This is an optimization exercise on Yosys and OpenROAD, whose aim is small area, a short achievable clock period and few clock cycles, not a production implementation. The RTL was checked by simulation tests, not by an equivalence proof against the original design. Some runs may be left out. An edit can pass the tests and still lose a function that they never use.

**config.mk**
```make
export PLATFORM = sky130hd
export DESIGN_NAME = sisc
export DESIGN_NICKNAME = sisc
export VERILOG_FILES = /design/flow/design.v
export SDC_FILE = /design/flow/constraint.sdc
export NUM_CORES = 4
export LEC_CHECK = 0
export CAP_MARGIN = 20
export CORE_MARGIN = 2
export CORE_UTILIZATION = 40
export SLEW_MARGIN = 20
```
**constraint.sdc**
```tcl
create_clock -name core_clock -period 12.0 [get_ports {clk}]
set_input_delay 2.4000 -clock core_clock [delete_from_list [all_inputs] [get_ports {clk}]]
set_output_delay 2.4000 -clock core_clock [all_outputs]
set_load 0.01 [all_outputs]
```
**design.v**
```verilog
`timescale 1ns/100ps
module mux4 (in_a, in_b, sel, out);
  input  [3:0] in_a;
  input  [3:0] in_b;
  input         sel;
  output [3:0] out;
  reg   [3:0] out;
  always @ (in_a, in_b, sel)
  begin
    if (sel == 1'b0)
      out = in_a;
    else
      out = in_b;
  end
endmodule 
`timescale 1ns/100ps
module mux32 (in_a, in_b, sel, out);
  input  [31:0] in_a;
  input  [31:0] in_b;
  input         sel;
  output [31:0] out;
  reg   [31:0] outreg;
  always @ (in_a, in_b, sel)
  begin
    if (sel == 1'b0)
      outreg = in_a;
    else
      outreg = in_b;
  end
  assign out = outreg;
endmodule
`timescale 1ns/100ps
module alu (clk, rsa, rsb, imm, alu_op, alu_result, stat, stat_en);
  input   clk;
  input   [31:0] rsa;
  input   [31:0] rsb;
  input   [15:0] imm;
  input   [1:0]  alu_op;
  output  [31:0] alu_result;
  output  [3:0]  stat;
  output         stat_en;
  wire [3:0]  stat;
  reg  [32:0] add_out;
  reg  [31:0] log_out;
  reg  [31:0] shf_out;
  reg  [31:0] alu_out;
  reg  [31:0] reg_rot;
  reg  [31:0] imm_ext;
  reg  [31:0] alu_result;
  wire [3:0]  funct;
  wire        stat_en, fsb, opb31;
  reg t;
  integer i;
  parameter add = 1, sub = 2, lnot = 4, lor = 5, land = 6, lxor = 7;
  parameter shf_r = 10, shf_l = 11, rot_r = 8, rot_l = 9;
  assign funct = imm[3:0];
  always @ (imm)
  begin
    if (imm[15] == 1'b0)
      imm_ext[31:16] = 16'h0000;
    else
      imm_ext[31:16] = 16'hFFFF;
    imm_ext[15:0] = imm;
  end
  always @ (rsa, rsb, funct, imm_ext, alu_op)
    if (alu_op[0] == 1'b0)
      if (funct == sub)
        add_out <= rsa - rsb;
      else
        add_out <= rsa + rsb;
    else
      add_out <= rsa + imm_ext;  
  always @ (rsa, rsb, funct)
    case (funct[1:0])
      2'b00:    log_out <= ~rsa;
      2'b01:    log_out <= rsa | rsb;
      2'b10:    log_out <= rsa & rsb;
      2'b11:    log_out <= rsa ^ rsb;
    endcase
  always @ (rsa, rsb, funct)
  begin
    reg_rot = rsa;
    t = 1'b0;
    case (funct[1:0])
      2'b10: begin                    
        shf_out <= rsa >> rsb; 
      end 
      2'b11: begin                    
        shf_out <= rsa << rsb;  
      end
      2'b00: begin                    
        reg_rot = rsa;
        for (i = 0; i < 31; i = i + 1) begin
          if (i < rsb[4:0]) begin
            t = reg_rot[0];
            reg_rot[30:0] = reg_rot[31:1];
            reg_rot[31] = t;
          end
        end
        shf_out = reg_rot;
      end  
      2'b01: begin                    
        reg_rot = rsa;
        for (i = 0; i < 31; i = i + 1) begin
          if (i < rsb[4:0]) begin
            t = reg_rot[31];
            reg_rot[31:1] = reg_rot[30:0];
            reg_rot[0] = t;
          end
        end
        shf_out = reg_rot;
      end      
    endcase    
  end
  always @ (add_out, log_out, shf_out, funct, alu_op)
  begin
    if (alu_op[0] == 1'b1)
      alu_out <= add_out[31:0];
    else
    begin
      case (funct[3:2])
        2'b00: alu_out <= add_out[31:0];
        2'b01: alu_out <= log_out;
        2'b10: alu_out <= shf_out;
        2'b11: alu_out <= 32'H00000000;
      endcase
    end  
  end    
  always @(posedge clk)
    alu_result <= alu_out;
  assign fsb = ((funct == sub) && (alu_op[0] == 1'b0)) ? 1'b1 : 1'b0;
  assign opb31 = (alu_op[0] == 1'b1) ? imm_ext[31] : rsb[31];
  assign stat[3] = add_out[32];
  assign stat[2] = (~(fsb ^ rsa[31] ^ opb31)) & (fsb ^ opb31 ^ add_out[31]);
  assign stat[1] = alu_out[31];
  assign stat[0] = ~|alu_out[31:0];
  assign stat_en = (((funct == add) || (funct == sub)) && (alu_op == 2'b00)) ||
                   (alu_op == 2'b01) ? 1'b1 : 1'b0;
endmodule
`timescale 1ns/100ps
module rf (clk, read_rega, read_regb, write_reg, write_data, rf_we, rsa, rsb);
  input  clk;
  input  [3:0]  read_rega;
  input  [3:0]  read_regb;
  input  [3:0]  write_reg;
  input  [31:0] write_data;
  input  rf_we;
  output [31:0] rsa;
  output [31:0] rsb;
  reg    [31:0] ram_array [15:0];
  reg    [31:0] rsa;
  reg    [31:0] rsb;
  always @(posedge clk)
  begin
    if (read_rega == 4'H0)
      rsa <= 32'H00000000;
    else
      rsa <= ram_array[read_rega];
    if (read_regb == 4'H0)
      rsb <= 32'H00000000;
    else    
      rsb <= ram_array[read_regb];
    if (rf_we == 1'b1)
      ram_array[write_reg] <= write_data;
  end
endmodule
`timescale 1ns/100ps
module statreg (clk, in, enable, out);
  input        clk;
  input  [3:0] in;
  input        enable;
  output [3:0] out;
  reg   [3:0] outreg;
  always @ (posedge clk)
    if (enable == 1'b1)
      outreg = in;
  assign out = outreg;
endmodule 
`timescale 1ns/100ps
module br (pc_inc, imm, br_sel, br_addr);
  input  [15:0] pc_inc;
  input  [15:0] imm;
  input         br_sel;
  output [15:0] br_addr;
  reg   [15:0] br_in;
  always @ (pc_inc, br_sel)
  begin
    if (br_sel == 1'b1)
      br_in <= 16'h0000;
    else
      br_in <= pc_inc;
  end
  assign br_addr = br_in + imm;
endmodule
`timescale 1ns/100ps
module pc (clk, br_addr, pc_sel, pc_write, pc_rst, pc_out);
  input         clk;
  input  [15:0] br_addr;
  input         pc_sel;
  input         pc_write;
  input         pc_rst;
  output [15:0] pc_out;
  reg    [15:0] pc_in;
  reg    [15:0] pc_out;
  always @(posedge clk)
  begin
    if (pc_rst == 1'b1)
      pc_out <= 16'h0000;
    else
      if (pc_write == 1'b1)
        pc_out <= pc_in;
  end
  always @(br_addr, pc_out, pc_sel)
  begin
    if (pc_sel == 1'b0)
      pc_in <= pc_out + 1;
    else
      pc_in <= br_addr;
  end
endmodule
`timescale 1ns/100ps
module ir (clk, ir_load, read_data, instr);
  input         clk;
  input         ir_load;
  input  [31:0] read_data;
  output [31:0] instr;
  wire          clk;
  wire          ir_load;
  wire   [31:0] read_data;
  reg    [31:0] instr;
  always @(posedge clk)
    if (ir_load == 1'b1)
      instr <= read_data;
endmodule
`timescale 1ns/100ps
module ctrl (clk, rst_f, opcode, mm, stat, rf_we, alu_op, wb_sel,
             br_sel, pc_rst, pc_write, pc_sel, rb_sel, ir_load, halted);
  input clk, rst_f;
  input [3:0] opcode, mm, stat;
  output reg rf_we, wb_sel;
  output reg [1:0] alu_op;
  output reg br_sel;    
  output reg pc_rst;    
  output reg pc_write;  
  output reg pc_sel;    
  output reg rb_sel;    
  output reg ir_load;   
  output     halted;    
  parameter start1 = 1, fetch = 2, decode = 3, execute = 4, mem = 5, writeback = 6, halt = 7;
  parameter NOOP = 0, LOD = 1, STR = 2, SWP = 3, BRA = 4, BRR = 5, BNE = 6, BNR = 7, ALU_OP = 8, HLT=15;
  parameter AM_IMM = 8;
  reg [2:0]  present_state, next_state;
  always @(posedge clk, negedge rst_f)
  begin
    if (rst_f == 1'b0)
      present_state <= start1;
    else
      present_state <= next_state;
  end
  always @(present_state, opcode)
  begin
    case(present_state)
      start1:
        next_state = fetch;
      fetch:
        next_state = decode;
      decode:
        if (opcode == HLT)
          next_state = halt;
        else
          next_state = execute;
      execute:
        next_state = mem;
      mem:
        next_state = writeback;
      writeback:
        next_state = fetch;
      halt:
        next_state = halt;
      default:
        next_state = start1;
    endcase
  end
  assign halted = (present_state == halt) ? 1'b1 : 1'b0;
  wire cond_any = |(mm & stat);
  always @(present_state, opcode, mm, cond_any)
  begin
    rf_we    = 1'b0;
    wb_sel   = 1'b0;
    alu_op   = 2'b10;
    br_sel   = 1'b0;
    pc_rst   = 1'b0;
    pc_write = 1'b0;
    pc_sel   = 1'b0;
    rb_sel   = 1'b0;
    ir_load  = 1'b0;
    case (present_state)
      start1: begin
        pc_rst = 1'b1;
      end
      fetch: begin
        ir_load  = 1'b1;
        pc_write = 1'b1;
        pc_sel   = 1'b0;
      end
      decode: begin
        case (opcode)
          BRA: begin
            br_sel   = 1'b1;
            pc_sel   = 1'b1;
            pc_write = cond_any;
          end
          BRR: begin
            br_sel   = 1'b0;
            pc_sel   = 1'b1;
            pc_write = cond_any;
          end
          BNE: begin
            br_sel   = 1'b1;
            pc_sel   = 1'b1;
            pc_write = ~cond_any;
          end
          BNR: begin
            br_sel   = 1'b0;
            pc_sel   = 1'b1;
            pc_write = ~cond_any;
          end
          default: ;
        endcase
      end
      execute: begin
        if (opcode == ALU_OP) begin
          if (mm == AM_IMM)
            alu_op = 2'b01;
          else
            alu_op = 2'b00;
        end
      end
      mem: begin
        if (opcode == ALU_OP)
          rf_we = 1'b1;
      end
      writeback: ;
      default: ;
    endcase
  end
endmodule
`timescale 1ns/100ps
module sisc (clk, rst_f, imem_addr, imem_data, wb_en, wb_reg, wb_data, halted);
  input         clk, rst_f;
  output [15:0] imem_addr;    
  input  [31:0] imem_data;    
  output        wb_en;        
  output [3:0]  wb_reg;       
  output [31:0] wb_data;      
  output        halted;       
  wire wb_sel;
  wire rf_we;
  wire [3:0] stat_in;
  wire [3:0] stat_out;
  wire       stat_en;
  wire [31:0] mux32_out;
  wire [3:0]  mux4_out;
  wire [1:0]  alu_op;
  wire [31:0] rsa;
  wire [31:0] rsb;
  wire [31:0] alu_result;
  wire [31:0] ir;
  wire [15:0] pc_out;
  wire [15:0] branch_address;
  wire pc_sel;
  wire pc_write;
  wire pc_rst;
  wire br_sel;
  wire ir_load;
  wire rb_sel;
  assign imem_addr = pc_out;
  assign wb_en     = rf_we;
  assign wb_reg    = ir[23:20];
  assign wb_data   = mux32_out;
  br my_br(
    .pc_inc  (pc_out[15:0]),
    .imm     (ir[15:0]),
    .br_sel  (br_sel),
    .br_addr (branch_address[15:0])
  );
  ir my_ir(
    .clk       (clk),
    .ir_load   (ir_load),
    .read_data (imem_data[31:0]),
    .instr     (ir[31:0])
  );
  pc my_pc(
    .clk      (clk),
    .br_addr  (branch_address[15:0]),
    .pc_sel   (pc_sel),
    .pc_write (pc_write),
    .pc_rst   (pc_rst),
    .pc_out   (pc_out[15:0])
  );
  mux4 my_mux4(
    .in_a (ir[15:12]),
    .in_b (ir[23:20]),
    .sel  (1'b0),
    .out  (mux4_out[3:0])
  );
  mux32 my_mux32(
    .in_a (alu_result[31:0]),
    .in_b (32'h00000000),
    .sel  (wb_sel),
    .out  (mux32_out[31:0])
  );
  alu my_alu (
    .clk        (clk),
    .rsa        (rsa[31:0]),
    .rsb        (rsb[31:0]),
    .imm        (ir[15:0]),
    .alu_op     (alu_op[1:0]),
    .alu_result (alu_result[31:0]),
    .stat       (stat_in[3:0]),
    .stat_en    (stat_en)
  );
  rf my_rf (
    .clk        (clk),
    .read_rega  (ir[19:16]),
    .read_regb  (mux4_out[3:0]),
    .write_reg  (ir[23:20]),
    .write_data (mux32_out[31:0]),
    .rf_we      (rf_we),
    .rsa        (rsa[31:0]),
    .rsb        (rsb[31:0])
  );
  statreg my_statreg (
    .clk    (clk),
    .in     (stat_in[3:0]),
    .enable (stat_en),
    .out    (stat_out[3:0])
  );
  ctrl my_ctrl (
    .clk      (clk),
    .rst_f    (rst_f),
    .opcode   (ir[31:28]),
    .mm       (ir[27:24]),
    .stat     (stat_out[3:0]),
    .rf_we    (rf_we),
    .alu_op   (alu_op[1:0]),
    .wb_sel   (wb_sel),
    .br_sel   (br_sel),
    .pc_rst   (pc_rst),
    .pc_write (pc_write),
    .pc_sel   (pc_sel),
    .rb_sel   (rb_sel),
    .ir_load  (ir_load),
    .halted   (halted)
  );
endmodule
```
**run.sh**
```bash
#!/bin/bash
# synth_recipe.tcl (not shown) runs the flow's synth.tcl, then flattens the netlist and writes it again
# the make line also repeats each setting of config.mk as NAME=value (left out here)
make -C /OpenROAD-flow-scripts/flow DESIGN_CONFIG=/design/flow/config.mk WORK_HOME=/design/flow/orfs CLKGATE_MAP_FILE= SYNTH_SCRIPT=/design/flow/synth_recipe.tcl finish
```
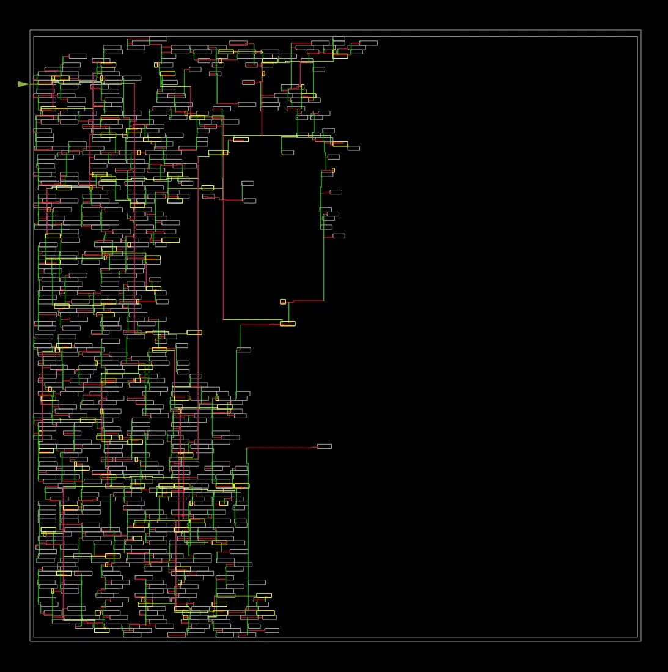
Run 1: the clock network
Max Clock Skew: 0.0389 ns
Clk Latency, worst-skew pair: 0.67 ns
CLK BUF: 74
Sink Count: 663

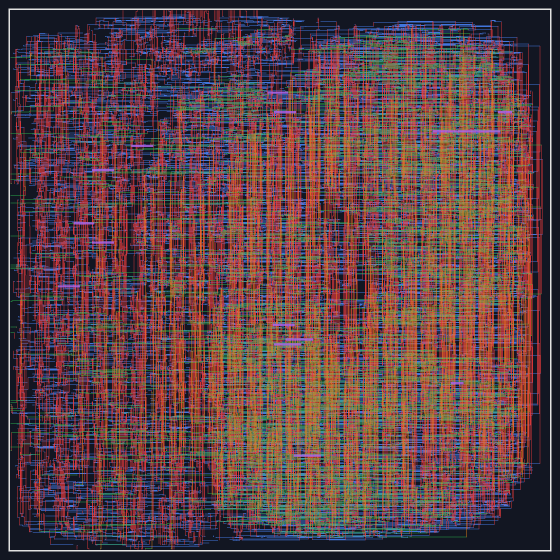
Run 1: routed metal, one color a layer
- purple: met5 (wire length 223 um)
- orange: met4 (wire length 35.3 mm)
- blue: met1 (wire length 120 mm)
- green: met3 (wire length 43.5 mm)
- red: met2 (wire length 144 mm)

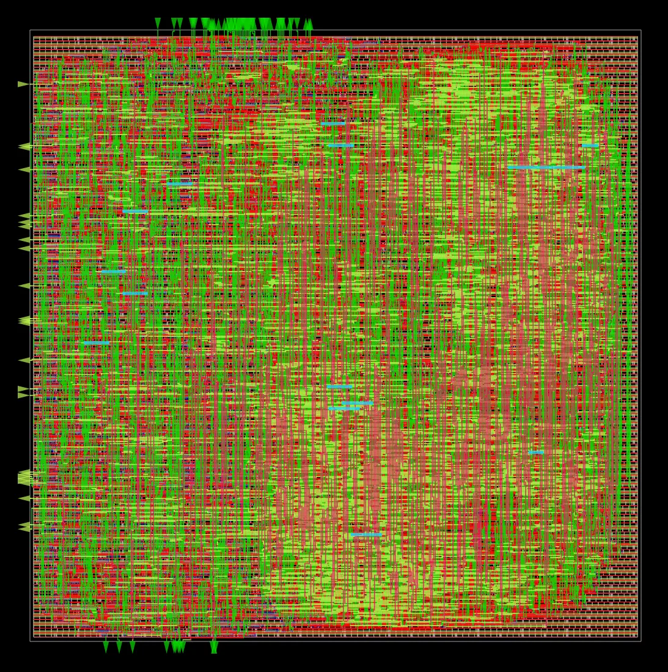
Run 1: the routed nets
Top Metal Used: met5
met3 WL post-DR: 43.5 mm

==> results.cfg, run 1 <==
[status]
status = complete, no violations

[cts]
cts_setup_buffers = 0
cts_tree = done
cts-htree-levels = 2
root_buffer = clkbuf_16
numCtsBuffers = 59
cts_hold_buf = 0

[synthesis]
synthTopCellsByArea = edfxtp_1 29%, mux4_2 14%, a21oi_1 4.6%
ys_ff_latch = 663
yosys_warnings = 9
syn_nets = 6151
yosys.area.top_type_share = 0.292
synth_compound_area_frac = 0.253
synth_edf_count = 548

[finish]
register_area_um2 = 18800
layout.nonclk_buf_frac = 0.0500
multi_input_gates = 4672
final_nets = 6036
fill_cells = 13526
nNonClkInverters = 114
n_all_buffers = 377
stdcell_area_um2 = 61800
n_antenna_cell = 25

[drt]
totalWireLength_mm = 344
dr.first_iter.drc_count = 10610
dr.pass1.iters = 10
viasPerCell = 7.63

[critical_path]
reg2reg_to = my_statreg.outreg[0]
worstSetupPathType = reg2reg
rrSetupSlack_ns = 1.81
slowest_stage = a2111oi_0
r2r-start = my_rf.rsb[1]

[placement]
placed_cell_area_um2 = 59700
place_worst_setup_slack_ns = 3.11

[timing]
whs_ns = 0.513
rsz0062_at_grt = no

[grt]
grt_pass1_vias = 56489
antenna_found_initial = 34
busiest_layer = met2

[die]
dieArea_um2 = 144000
die_h_um = 379
io_pins = 88
die_w_um = 379

[min_path]
min_delay_worst_endpoint = my_pc.pc_out[15]
Testbench counts for the RTL of run 1, summed over its fixed seeds: cycles 214,122.
## Run 2: what changed since run 1
==> design.v (replaced) <==
module alu (a, b, sub, fn, res, flags);
  input  [31:0] a, b;
  input         sub;      
  input  [3:0]  fn;
  output [31:0] res;
  output [3:0]  flags;    
  wire [31:0] bx  = b ^ {32{sub}};
  wire [32:0] s33 = {1'b0, a} + {1'b0, bx} + {32'h0, sub};
  wire [31:0] sum = s33[31:0];
  wire        c   = s33[32] ^ sub;            
  wire        v   = (a[31] == bx[31]) && (sum[31] != a[31]);
  assign flags = {c, v, sum[31], ~|sum};
  reg [31:0] lg;
  always @(*)
    case (fn[1:0])
      2'b00: lg = ~a;
      2'b01: lg = a | b;
      2'b10: lg = a & b;
      default: lg = a ^ b;
    endcase
  wire        left = fn[0];                   
  wire [4:0]  k    = b[4:0];
  wire [4:0]  amt  = left ? (5'd0 - k) : k;
  wire [31:0] r0   = amt[0] ? {a[0],     a[31:1]}  : a;
  wire [31:0] r1   = amt[1] ? {r0[1:0],  r0[31:2]} : r0;
  wire [31:0] r2   = amt[2] ? {r1[3:0],  r1[31:4]} : r1;
  wire [31:0] r3   = amt[3] ? {r2[7:0],  r2[31:8]} : r2;
  wire [31:0] rot  = amt[4] ? {r3[15:0], r3[31:16]} : r3;
  wire [31:0] mr   = 32'hFFFFFFFF >> k;
  wire [31:0] ml   = 32'hFFFFFFFF << k;
  wire        big  = |b[31:5];
  reg  [31:0] sh;
  always @(*)
    case (fn[1:0])
      2'b10: sh = big ? 32'h0 : (rot & mr);
      2'b11: sh = big ? 32'h0 : (rot & ml);
      default: sh = rot;
    endcase
  reg [31:0] r;
  always @(*)
      case (fn[3:2])
        2'b00: r = sum;
        2'b01: r = lg;
        2'b10: r = sh;
        default: r = 32'h0;
      endcase
  assign res = r;
endmodule
module rf (clk, ra, rb, wa, wd, we, da, db);
  input         clk;
  input  [3:0]  ra, rb, wa;
  input  [31:0] wd;
  input         we;
  output [31:0] da, db;
  reg [31:0] r [1:15];
  always @(posedge clk)
    if (we && wa != 4'd0)
      r[wa] <= wd;
  assign da = (ra == 4'd0) ? 32'h0 : r[ra];
  assign db = (rb == 4'd0) ? 32'h0 : r[rb];
endmodule
module sisc (clk, rst_f, imem_addr, imem_data, wb_en, wb_reg, wb_data, halted);
  input         clk, rst_f;
  output [15:0] imem_addr;
  input  [31:0] imem_data;
  output        wb_en;
  output [3:0]  wb_reg;
  output [31:0] wb_data;
  output        halted;
  reg  [15:0] pc;         
  reg         stop;       
  reg         halted;
  reg  [3:0]  stat;
  reg         x_alu, x_setst, x_sub, x_fwa, x_fwb;
  reg  [3:0]  x_rd, x_fn;
  reg  [31:0] x_a, x_b;
  reg         wb_en;
  reg  [3:0]  wb_reg;
  reg  [31:0] wb_data;
  assign imem_addr = pc;
  wire [31:0] ins  = imem_data;
  wire [3:0]  op   = ins[31:28];
  wire [3:0]  mm   = ins[27:24];
  wire [3:0]  rd   = ins[23:20];
  wire [3:0]  rs   = ins[19:16];
  wire [3:0]  rt   = ins[15:12];
  wire [15:0] imm  = ins[15:0];
  wire [3:0]  fn   = ins[3:0];
  wire f_alu  = ~stop & (op == 4'd8);
  wire f_addi = (mm == 4'd8);
  wire f_br   = ~stop & (op[3:2] == 2'b01);
  wire f_hlt  = ~stop & (op == 4'd15);
  wire [31:0] a = x_fwa ? wb_data : x_a;
  wire [31:0] b = x_fwb ? wb_data : x_b;
  wire [31:0] res;
  wire [3:0]  flags;
  alu u_alu (.a(a), .b(b), .sub(x_sub), .fn(x_fn), .res(res), .flags(flags));
  wire [3:0] stat_now = x_setst ? flags : stat;
  wire        cond   = |(mm & stat_now);
  wire        taken  = f_br & (cond ^ op[1]);
  wire [15:0] pc1    = pc + 16'd1;
  wire [15:0] target = op[0] ? (pc1 + imm) : imm;
  wire [31:0] ra, rb;
  rf u_rf (.clk(clk), .ra(rs), .rb(rt), .wa(x_rd), .wd(res), .we(x_alu),
           .da(ra), .db(rb));
  always @(posedge clk, negedge rst_f)
    if (!rst_f) begin
      pc     <= 16'h0;
      stop   <= 1'b0;
      halted <= 1'b0;
      x_alu  <= 1'b0;
      wb_en  <= 1'b0;
    end else begin
      if (!stop)
        pc <= taken ? target : pc1;
      stop   <= stop | f_hlt;
      halted <= stop;
      x_alu  <= f_alu;
      wb_en  <= x_alu;
    end
  always @(posedge clk) begin
    stat    <= stat_now;
    x_setst <= f_alu & (f_addi | fn == 4'd1 | fn == 4'd2);
    x_sub   <= ~f_addi & (fn == 4'd2);
    x_fn    <= f_addi ? 4'd0 : fn;
    x_rd    <= rd;
    x_fwa   <= x_alu & (x_rd != 4'd0) & (rs == x_rd);
    x_fwb   <= x_alu & (x_rd != 4'd0) & (rt == x_rd) & ~f_addi;
    x_a     <= ra;
    x_b     <= f_addi ? {{16{imm[15]}}, imm} : rb;
    wb_reg  <= x_rd;
    wb_data <= res;
  end
endmodule
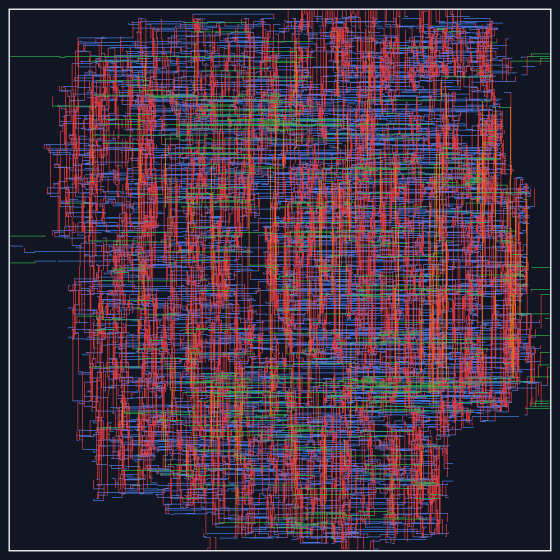
Run 2: routed metal, one color a layer
- blue: met1 (wire length 50.1 mm)
- green: met3 (wire length 7990 um)
- orange: met4 (wire length 4240 um)
- red: met2 (wire length 54.1 mm)

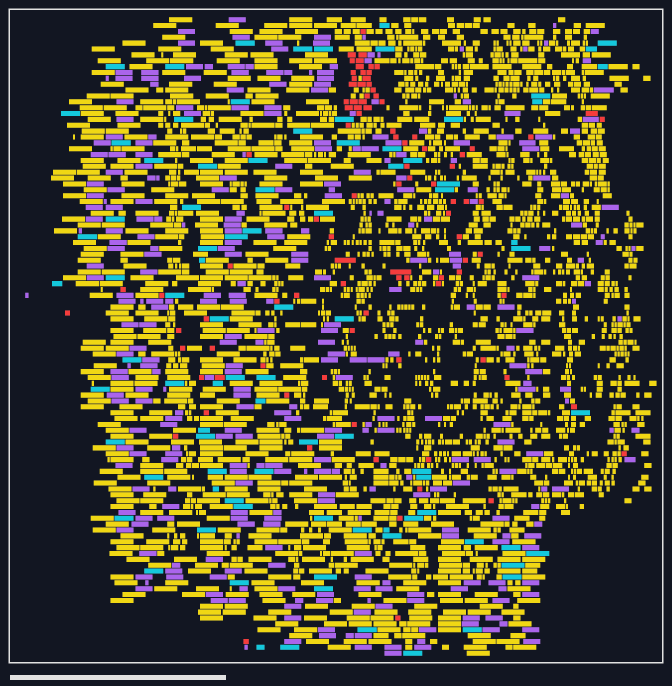
Run 2: sizing map
Bar = 100 um.
- yellow: drive 1 or less (cells 2439; share 82%; most used edfxtp_1)
- purple: drive 2 (cells 345; share 12%; most used mux4_2)
- cyan: drive 6 and up (cells 88; share 3.0%; most used clkbuf_16)
- red: drive 3 to 4 (cells 97; share 3.3%; most used buf_4)

==> results.cfg, run 2 <==
[drt]
dr.pass1.iters = 5
viasPerCell = 6.25
highest_layer = met4

[status]
status = complete, no violations

[synthesis]
synthAdderAreaFrac = 0.0414
synth_compound_area_frac = 0.126
synth_edf_count = 480
syn_nets = 3045
yosys_warnings = 3
synth.distinct_cells = 85
yosys.area.top_type_share = 0.405

[finish]
stdcell_area_um2 = 40100
n_antenna_cell = 1
n_all_buffers = 164
clock_buffers = 83
fill_cells = 7826
layout.nonclk_buf_frac = 0.0358
multi_input_gates = 1943
nNonClkInverters = 123
register_area_um2 = 17200

[timing]
fin_skew_ns = 0.0255
rsz0062_at_grt = no
whs_ns = 0.460

[cts]
cts.sinks = 616
cts_setup_buffers = 0
cts_hold_buf = 0
root_buffer = clkbuf_16
cts-htree-levels = 3
numCtsBuffers = 67
cts_tree = done
clk_latency_ns = 0.63

[critical_path]
worstSetupPathType = reg2reg
reg2reg_to = pc[10]
r2r-start = x_fwb

[placement]
placed_cell_area_um2 = 37900
place_inst = 4010

[grt]
busiest_layer = met2
antenna_found_initial = 3
grt_pass1_vias = 25708

[min_path]
min_delay_worst_endpoint = stat[1]

[die]
io_pins = 88
die_w_um = 302
initial_core_util = 0.403
die_h_um = 302
dieArea_um2 = 91400
Testbench counts for the RTL of run 2, summed over its fixed seeds: cycles 42,914.
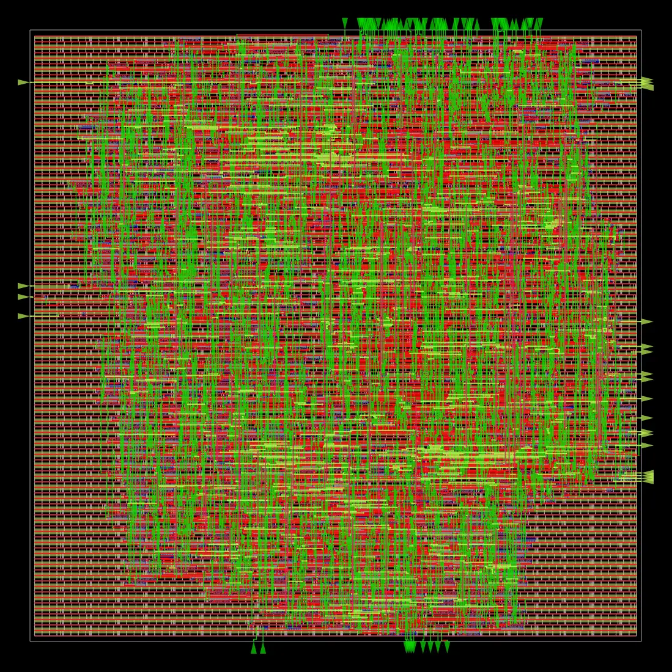
Run 2: the routed nets
met3 WL post-DR: 7.99 mm
WL final: 116 mm
Met1 Wirelength: 50.1 mm

## Run 3: what changed since run 2
--- a/design.v
+++ b/design.v
@@ -10,5 +10,7 @@
   wire        c   = s33[32] ^ sub;            
   wire        v   = (a[31] == bx[31]) && (sum[31] != a[31]);
-  assign flags = {c, v, sum[31], ~|sum};
+  wire [31:0] cz = {a[30:0] | bx[30:0], sub};
+  wire        z  = &(~(a ^ bx ^ cz));
+  assign flags = {c, v, sum[31], z};
   reg [31:0] lg;
   always @(*)
@@ -57,6 +59,16 @@
     if (we && wa != 4'd0)
       r[wa] <= wd;
-  assign da = (ra == 4'd0) ? 32'h0 : r[ra];
-  assign db = (rb == 4'd0) ? 32'h0 : r[rb];
+  reg [31:0] oa, ob;
+  integer i;
+  always @(*) begin
+    oa = 32'h0;
+    ob = 32'h0;
+    for (i = 1; i < 16; i = i + 1) begin
+      oa = oa | (r[i] & {32{ra == i}});
+      ob = ob | (r[i] & {32{rb == i}});
+    end
+  end
+  assign da = oa;
+  assign db = ob;
 endmodule
 module sisc (clk, rst_f, imem_addr, imem_data, wb_en, wb_reg, wb_data, halted);
@@ -72,5 +84,5 @@
   reg         halted;
   reg  [3:0]  stat;
-  reg         x_alu, x_setst, x_sub, x_fwa, x_fwb;
+  reg         x_alu, x_setst, x_sub;
   reg  [3:0]  x_rd, x_fn;
   reg  [31:0] x_a, x_b;
@@ -91,6 +103,6 @@
   wire f_br   = ~stop & (op[3:2] == 2'b01);
   wire f_hlt  = ~stop & (op == 4'd15);
-  wire [31:0] a = x_fwa ? wb_data : x_a;
-  wire [31:0] b = x_fwb ? wb_data : x_b;
+  wire [31:0] a = x_a;
+  wire [31:0] b = x_b;
   wire [31:0] res;
   wire [3:0]  flags;
@@ -101,4 +113,6 @@
   wire [15:0] pc1    = pc + 16'd1;
   wire [15:0] target = op[0] ? (pc1 + imm) : imm;
+  wire fwa = x_alu & (x_rd != 4'd0) & (rs == x_rd);
+  wire fwb = x_alu & (x_rd != 4'd0) & (rt == x_rd);
   wire [31:0] ra, rb;
   rf u_rf (.clk(clk), .ra(rs), .rb(rt), .wa(x_rd), .wd(res), .we(x_alu),
@@ -125,8 +139,6 @@
     x_fn    <= f_addi ? 4'd0 : fn;
     x_rd    <= rd;
-    x_fwa   <= x_alu & (x_rd != 4'd0) & (rs == x_rd);
-    x_fwb   <= x_alu & (x_rd != 4'd0) & (rt == x_rd) & ~f_addi;
-    x_a     <= ra;
-    x_b     <= f_addi ? {{16{imm[15]}}, imm} : rb;
+    x_a     <= fwa ? res : ra;
+    x_b     <= f_addi ? {{16{imm[15]}}, imm} : (fwb ? res : rb);
     wb_reg  <= x_rd;
     wb_data <= res;
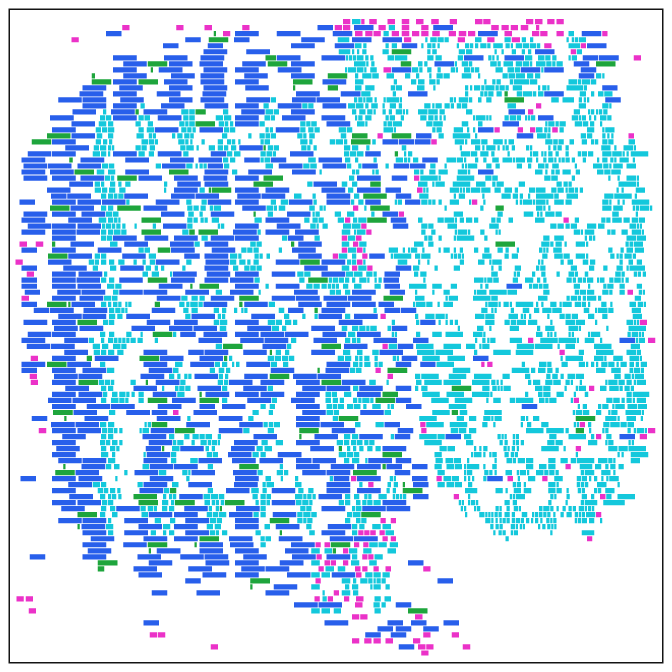
Run 3: placement by cell class
- blue: flip-flops (cells 614; share of their area 46%)
- green: clock drivers and dummy loads (cells 128; share of their area 6.1%)
- magenta: other buffers and delay cells (cells 176; share of their area 4.1%)
- cyan: all other logic (cells 2131; share of their area 43%)

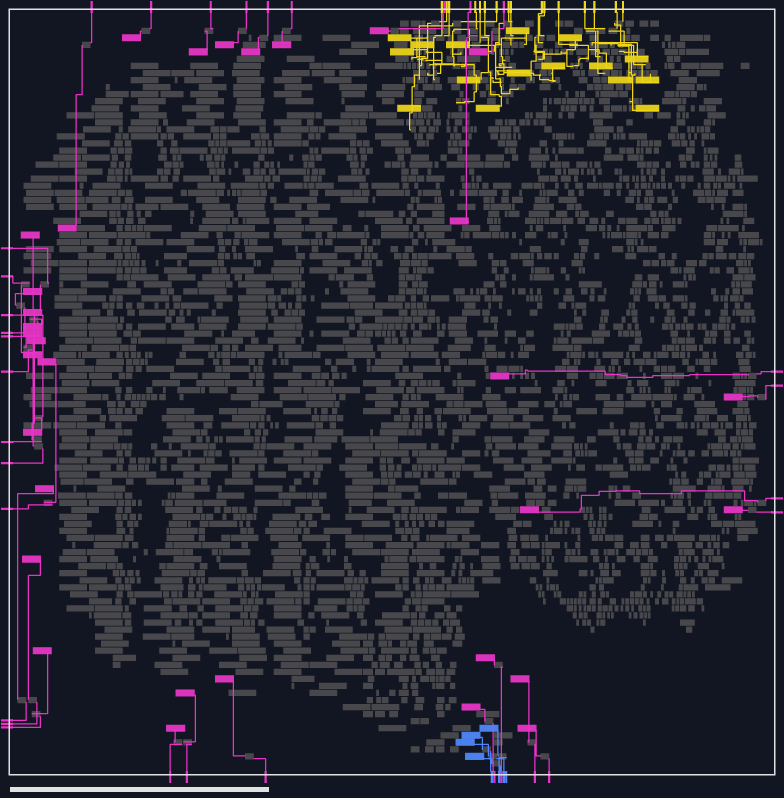
Run 3: nets reached from selected ports
Bar = 100 um.
- blue: wb_reg (bits 4; direction output; end cells 4; wire 61.8 um)
- yellow: imem_addr (bits 16; direction output; end cells 16; wire 932 um)
- magenta: wb_data (bits 32; direction output; end cells 32; wire 1430 um)

==> results.cfg, run 3 <==
[finish]
clock_buffers = 91
n_all_buffers = 176
nNonClkInverters = 167
fill_cells = 7551
layout.nonclk_buf_frac = 0.0397

[timing]
fin_skew_ns = 0.0365
whs_ns = 0.456

[die]
die_w_um = 295
io_pins = 88
initial_core_util = 0.405
die_h_um = 295
dieArea_um2 = 87000

[min_path]
min_delay_worst_endpoint = stat[0]

[placement]
placed_cell_area_um2 = 36200
place_inst = 4054

[grt]
grt_pass1_vias = 27642
antenna_found_initial = 3

[synthesis]
yosys.area.top_type_share = 0.426
synthAdderAreaFrac = 0.0548
synth_compound_area_frac = 0.199
syn_nets = 3144

[cts]
cts.sinks = 614
cts-htree-levels = 3
cts_hold_buf = 0
clk_latency_ns = 0.66
root_buffer = clkbuf_16

[critical_path]
r2r-start = x_b[0]
worstSetupPathType = reg2reg

[status]
status = complete, no violations
Testbench counts for the RTL of run 3, summed over its fixed seeds: cycles 42,914.
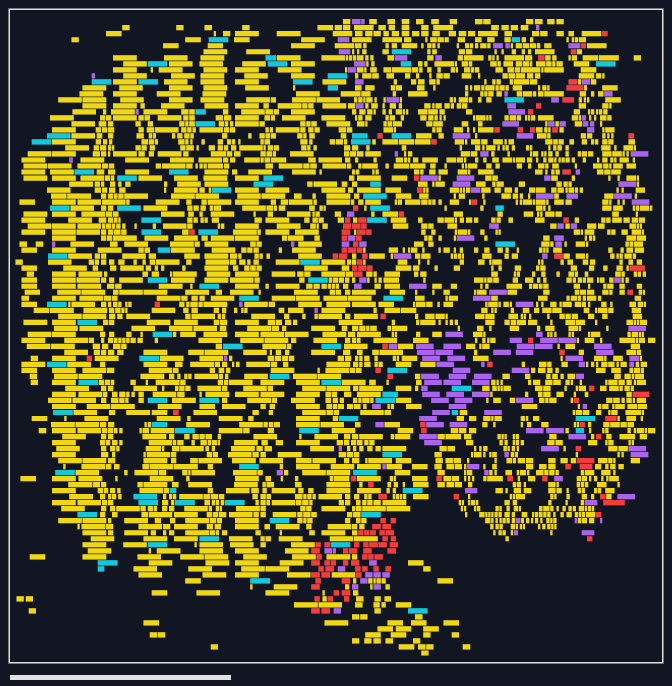
Run 3: sizing map
Bar = 100 um.
- purple: drive 2 (cells 155; share 5.1%; most used mux4_2)
- cyan: drive 6 and up (cells 90; share 3.0%; most used clkbuf_16)
- red: drive 3 to 4 (cells 133; share 4.4%; most used buf_4)
- yellow: drive 1 or less (cells 2671; share 88%; most used edfxtp_1)

## Run 4: what changed since run 3
==> flow/run.sh (new file) <==
#!/bin/bash
# Layout flow: the standard flow (standard synthesis, floorplan, placement,
# CTS, routing) at the design's clock period and constraints; only the
# setup-repair target of ORFS's repair_timing is raised, so that it keeps
# shortening the critical paths well below the 12 ns period.
set -euo pipefail
bash standard.sh SETUP_SLACK_MARGIN=8 finish > make_finish.log 2>&1
==> standard.sh (new file) <==
#!/bin/bash
# synth_recipe.tcl (not shown) runs the flow's synth.tcl, then flattens the netlist and writes it again
# the make line also repeats each setting of config.mk as NAME=value (left out here)
make -C /OpenROAD-flow-scripts/flow DESIGN_CONFIG=/design/flow/config.mk WORK_HOME=/design/flow/orfs CLKGATE_MAP_FILE= SYNTH_SCRIPT=/design/flow/synth_recipe.tcl "${@:-finish}"
removed: run.sh
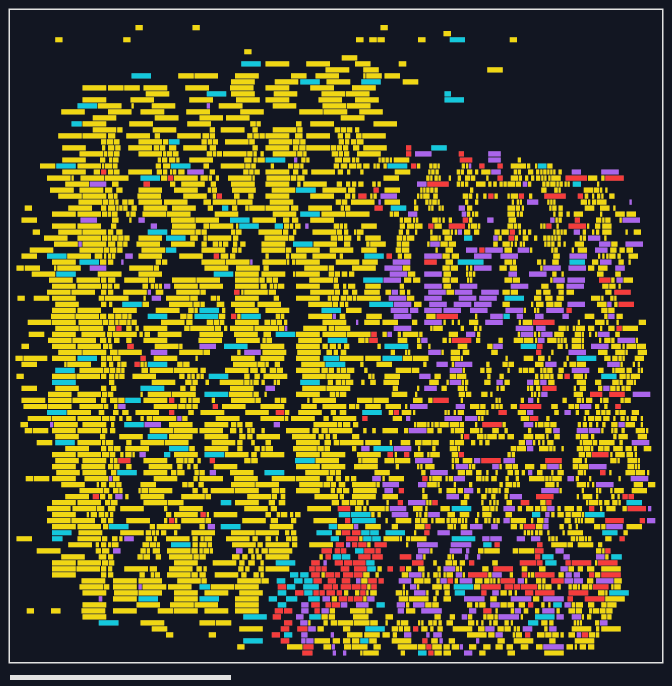
Run 4: sizing map
Bar = 100 um.
- cyan: drive 6 and up (cells 143; share 4.6%; most used clkbuf_16)
- purple: drive 2 (cells 291; share 9.4%; most used mux4_2)
- yellow: drive 1 or less (cells 2454; share 79%; most used edfxtp_1)
- red: drive 3 to 4 (cells 207; share 6.7%; most used buf_4)

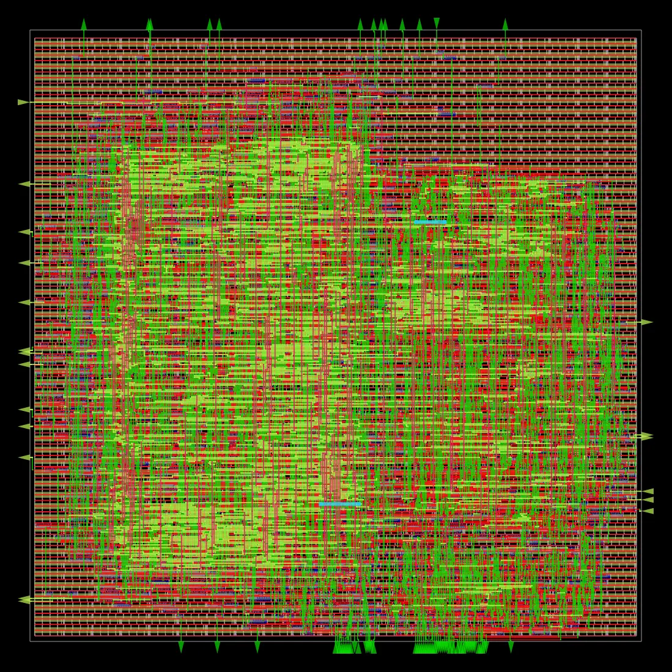
Run 4: the routed nets
met3 WL post-DR: 20.5 mm
WL final: 141 mm
total track usage: 0.319

==> results.cfg, run 4 <==
[finish]
clock_buffers = 89
layout.nonclk_buf_frac = 0.0530
final_cells = 4231
nNonClkInverters = 167
fill_cells = 7348

[drt]
num_vias = 29057

[synthesis]
syn_inst = 2963
synthAdderAreaFrac = 0.0548
yosys_warnings = 3
synthSimpleGateAreaFrac = 0.0947
synth_compound_area_frac = 0.199
syn_nets = 3144
yosys.area.top_type_share = 0.426

[die]
initial_core_util = 0.405
dieArea_um2 = 87000
die_w_um = 295
io_pins = 88

[timing]
fin_skew_ns = 0.0486
whs_ns = 0.468
setup_slack_ns = 8.01

[cts]
clk_path_buf_depth = 3
cts_hold_buf = 0
clk_latency_ns = 0.64
cts-htree-levels = 3
root_buffer = clkbuf_16
cts.sinks = 614
cts_tree = done

[grt]
antenna_found_initial = 4
grt_overflow = 0
grt_pass1_vias = 28351

[critical_path]
worstSetupPathType = reg2reg
r2r-start = x_sub

[status]
status = complete, no violations

[placement]
place_inst = 4053

[min_path]
min_delay_worst_endpoint = stat[2]
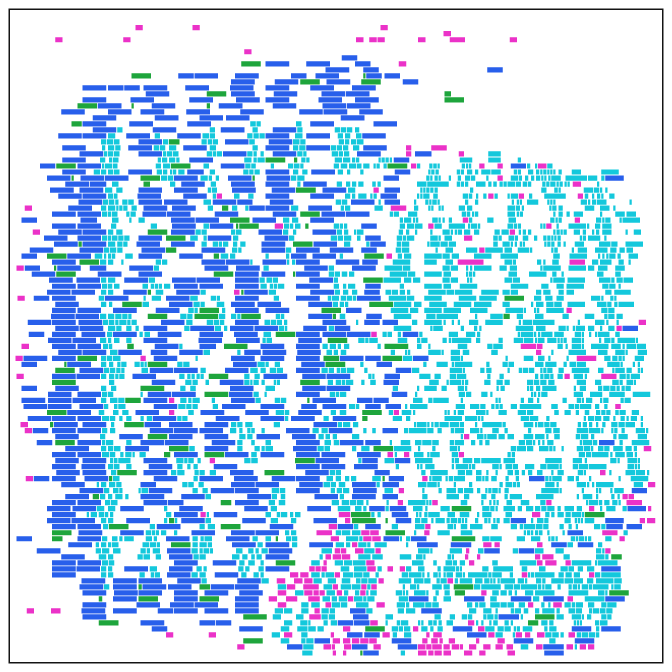
Run 4: placement by cell class
- green: clock drivers and dummy loads (cells 123; share of their area 6.0%)
- cyan: all other logic (cells 2135; share of their area 44%)
- blue: flip-flops (cells 614; share of their area 44%)
- magenta: other buffers and delay cells (cells 223; share of their area 5.5%)

## Run 5: what changed since run 4
--- a/config.mk
+++ b/config.mk
@@ -9,3 +9,5 @@
 export CORE_MARGIN = 2
 export CORE_UTILIZATION = 40
+export CTS_CLUSTER_DIAMETER = 100
+export CTS_CLUSTER_SIZE = 25
 export SLEW_MARGIN = 20
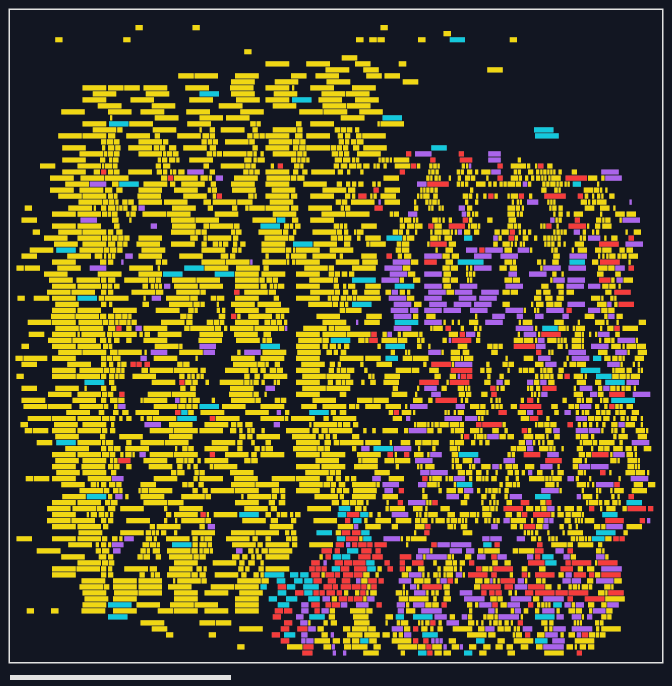
Run 5: sizing map
Bar = 100 um.
- purple: drive 2 (cells 290; share 9.5%; most used mux4_2)
- yellow: drive 1 or less (cells 2433; share 79%; most used edfxtp_1)
- red: drive 3 to 4 (cells 239; share 7.8%; most used buf_4)
- cyan: drive 6 and up (cells 99; share 3.2%; most used clkbuf_16)

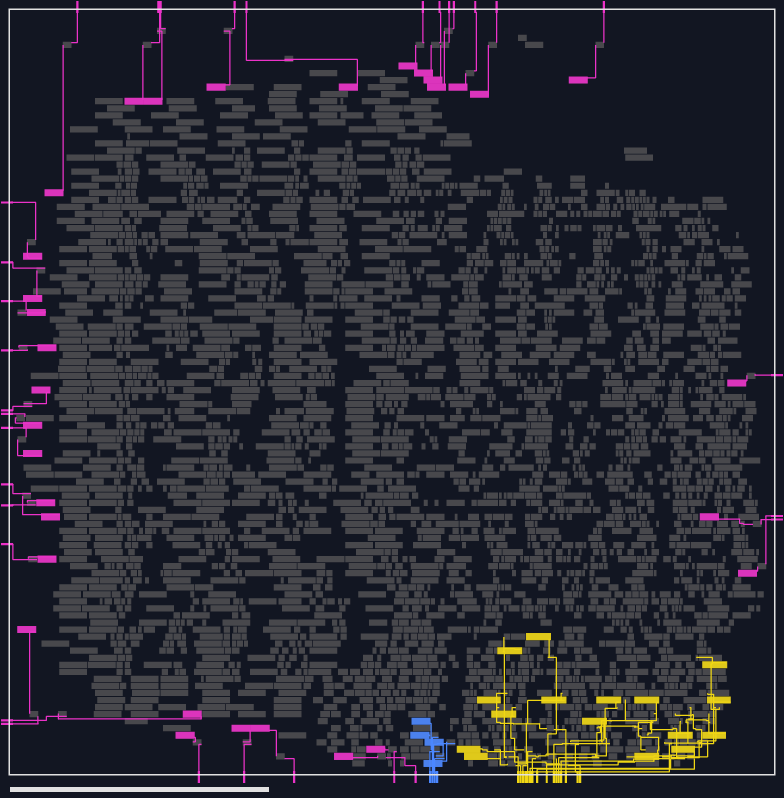
Run 5: nets reached from selected ports
Bar = 100 um.
- yellow: imem_addr (bits 16; direction output; end cells 16; wire 1170 um)
- magenta: wb_data (bits 32; direction output; end cells 32; wire 974 um)
- blue: wb_reg (bits 4; direction output; end cells 4; wire 86.7 um)

==> results.cfg, run 5 <==
[drt]
m1WireLength_mm = 52.0
highest_layer = met5
drtAntennaViolNets = 0
num_vias = 28866
totalWireLength_mm = 141
met3WireLength_mm = 19.4

[timing]
setup_slack_ns = 8.00
worst_slew_pin_slew_ns = 1.01
whs_ns = 0.471
fin_skew_ns = 0.0461
setup_viol = 0
max-slew-margin-rel = 0.308

[finish]
clock_buffers = 49
final_common_cell = edfxtp_1
stdcell_area_um2 = 39600
fill_cells = 7409
seq_share = 0.435
area_delta_synth_final_pct = 17.0
layout.nonclk_buf_frac = 0.0606
final_nets = 3217
nNonClkInverters = 167
final_cells = 4198

[die]
io_pins = 88
initial_core_util = 0.405
taps = 1134
dieArea_um2 = 87000
die_w_um = 295

[critical_path]
critPathMaxStageDelay_ns = 0.37
r2r-start = x_sub
cp.arrival_ns = 4.48
worstSetupPathType = in2reg

[synthesis]
synthSimpleGateAreaFrac = 0.0947
syn_inst = 2963
synth_compound_area_frac = 0.199
synthAdderAreaFrac = 0.0548
syn_nets = 3144
yosys_warnings = 3
synth_xor_area_frac = 0.0294
yosys.area.top_type_share = 0.426

[cts]
root_buffer = clkbuf_16
ctsResizeCount = 263
cts_tree = done
cts-htree-levels = 2
clk_path_buf_depth = 3
clk_latency_ns = 0.63
cts_hold_buf = 0

[placement]
place_inst = 4053

[min_path]
min_delay_worst_endpoint = stat[2]

[grt]
grt_overflow = 0
grt.total_usage = 0.316
grt_pass1_vias = 27886
antenna_found_initial = 3
met2_usage = 0.477

[status]
status = complete, no violations
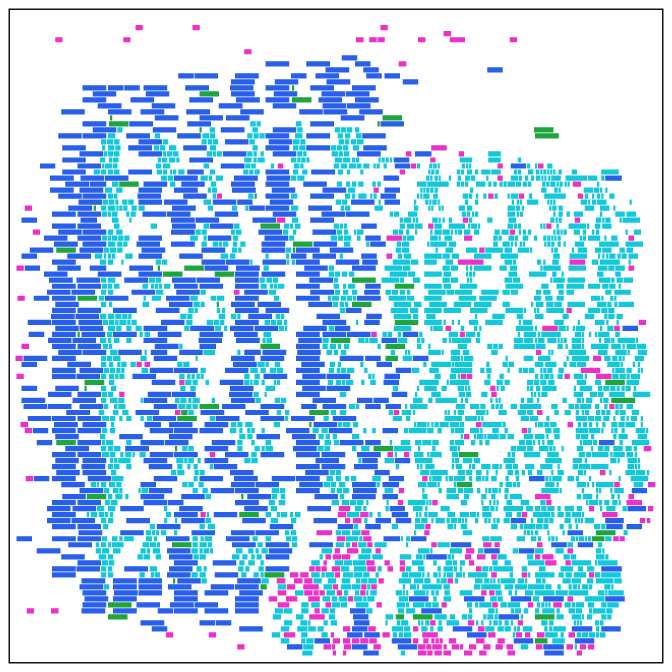
Run 5: placement by cell class
- magenta: other buffers and delay cells (cells 252; share of their area 6.3%)
- green: clock drivers and dummy loads (cells 61; share of their area 3.0%)
- cyan: all other logic (cells 2134; share of their area 46%)
- blue: flip-flops (cells 614; share of their area 45%)

-- port drivers added, routing unchanged --
Ports are ideal in the flow. The routed layouts listed here were re-timed in OpenROAD. Step 1: set_driving_cell puts a clkbuf_16 on clk and a buf_2 on each other input, an assumption about the parent block. Step 2, shift: input delay + t, output delay - t, t = (earliest + latest rising clock arrival at the registers) / 2. This alone moves slack from input paths to output paths. Slacks: no drivers / after step 1 / after step 2; pairs: no drivers / after step 1.
run | shift t [ns] | setup slack, ns | clock arrival spread, ns
run 1 | 0.724 | 1.807 / 1.807 / 1.807 | 0.042 / 0.041
run 2 | 0.687 | 5.435 / 5.435 / 5.435 | 0.026 / 0.026
run 3 | 0.704 | 6.170 / 6.170 / 5.715 | 0.036 / 0.036
run 4 | 0.686 | 8.009 / 8.006 / 7.351 | 0.049 / 0.049
run 5 | 0.677 | 8.002 / 7.966 / 7.342 | 0.046 / 0.046
After both steps every run listed still meets setup and hold. For run 5, which loses most, drivers alone change the setup slack by -0.036 ns; drivers and shift together by -0.660 ns.
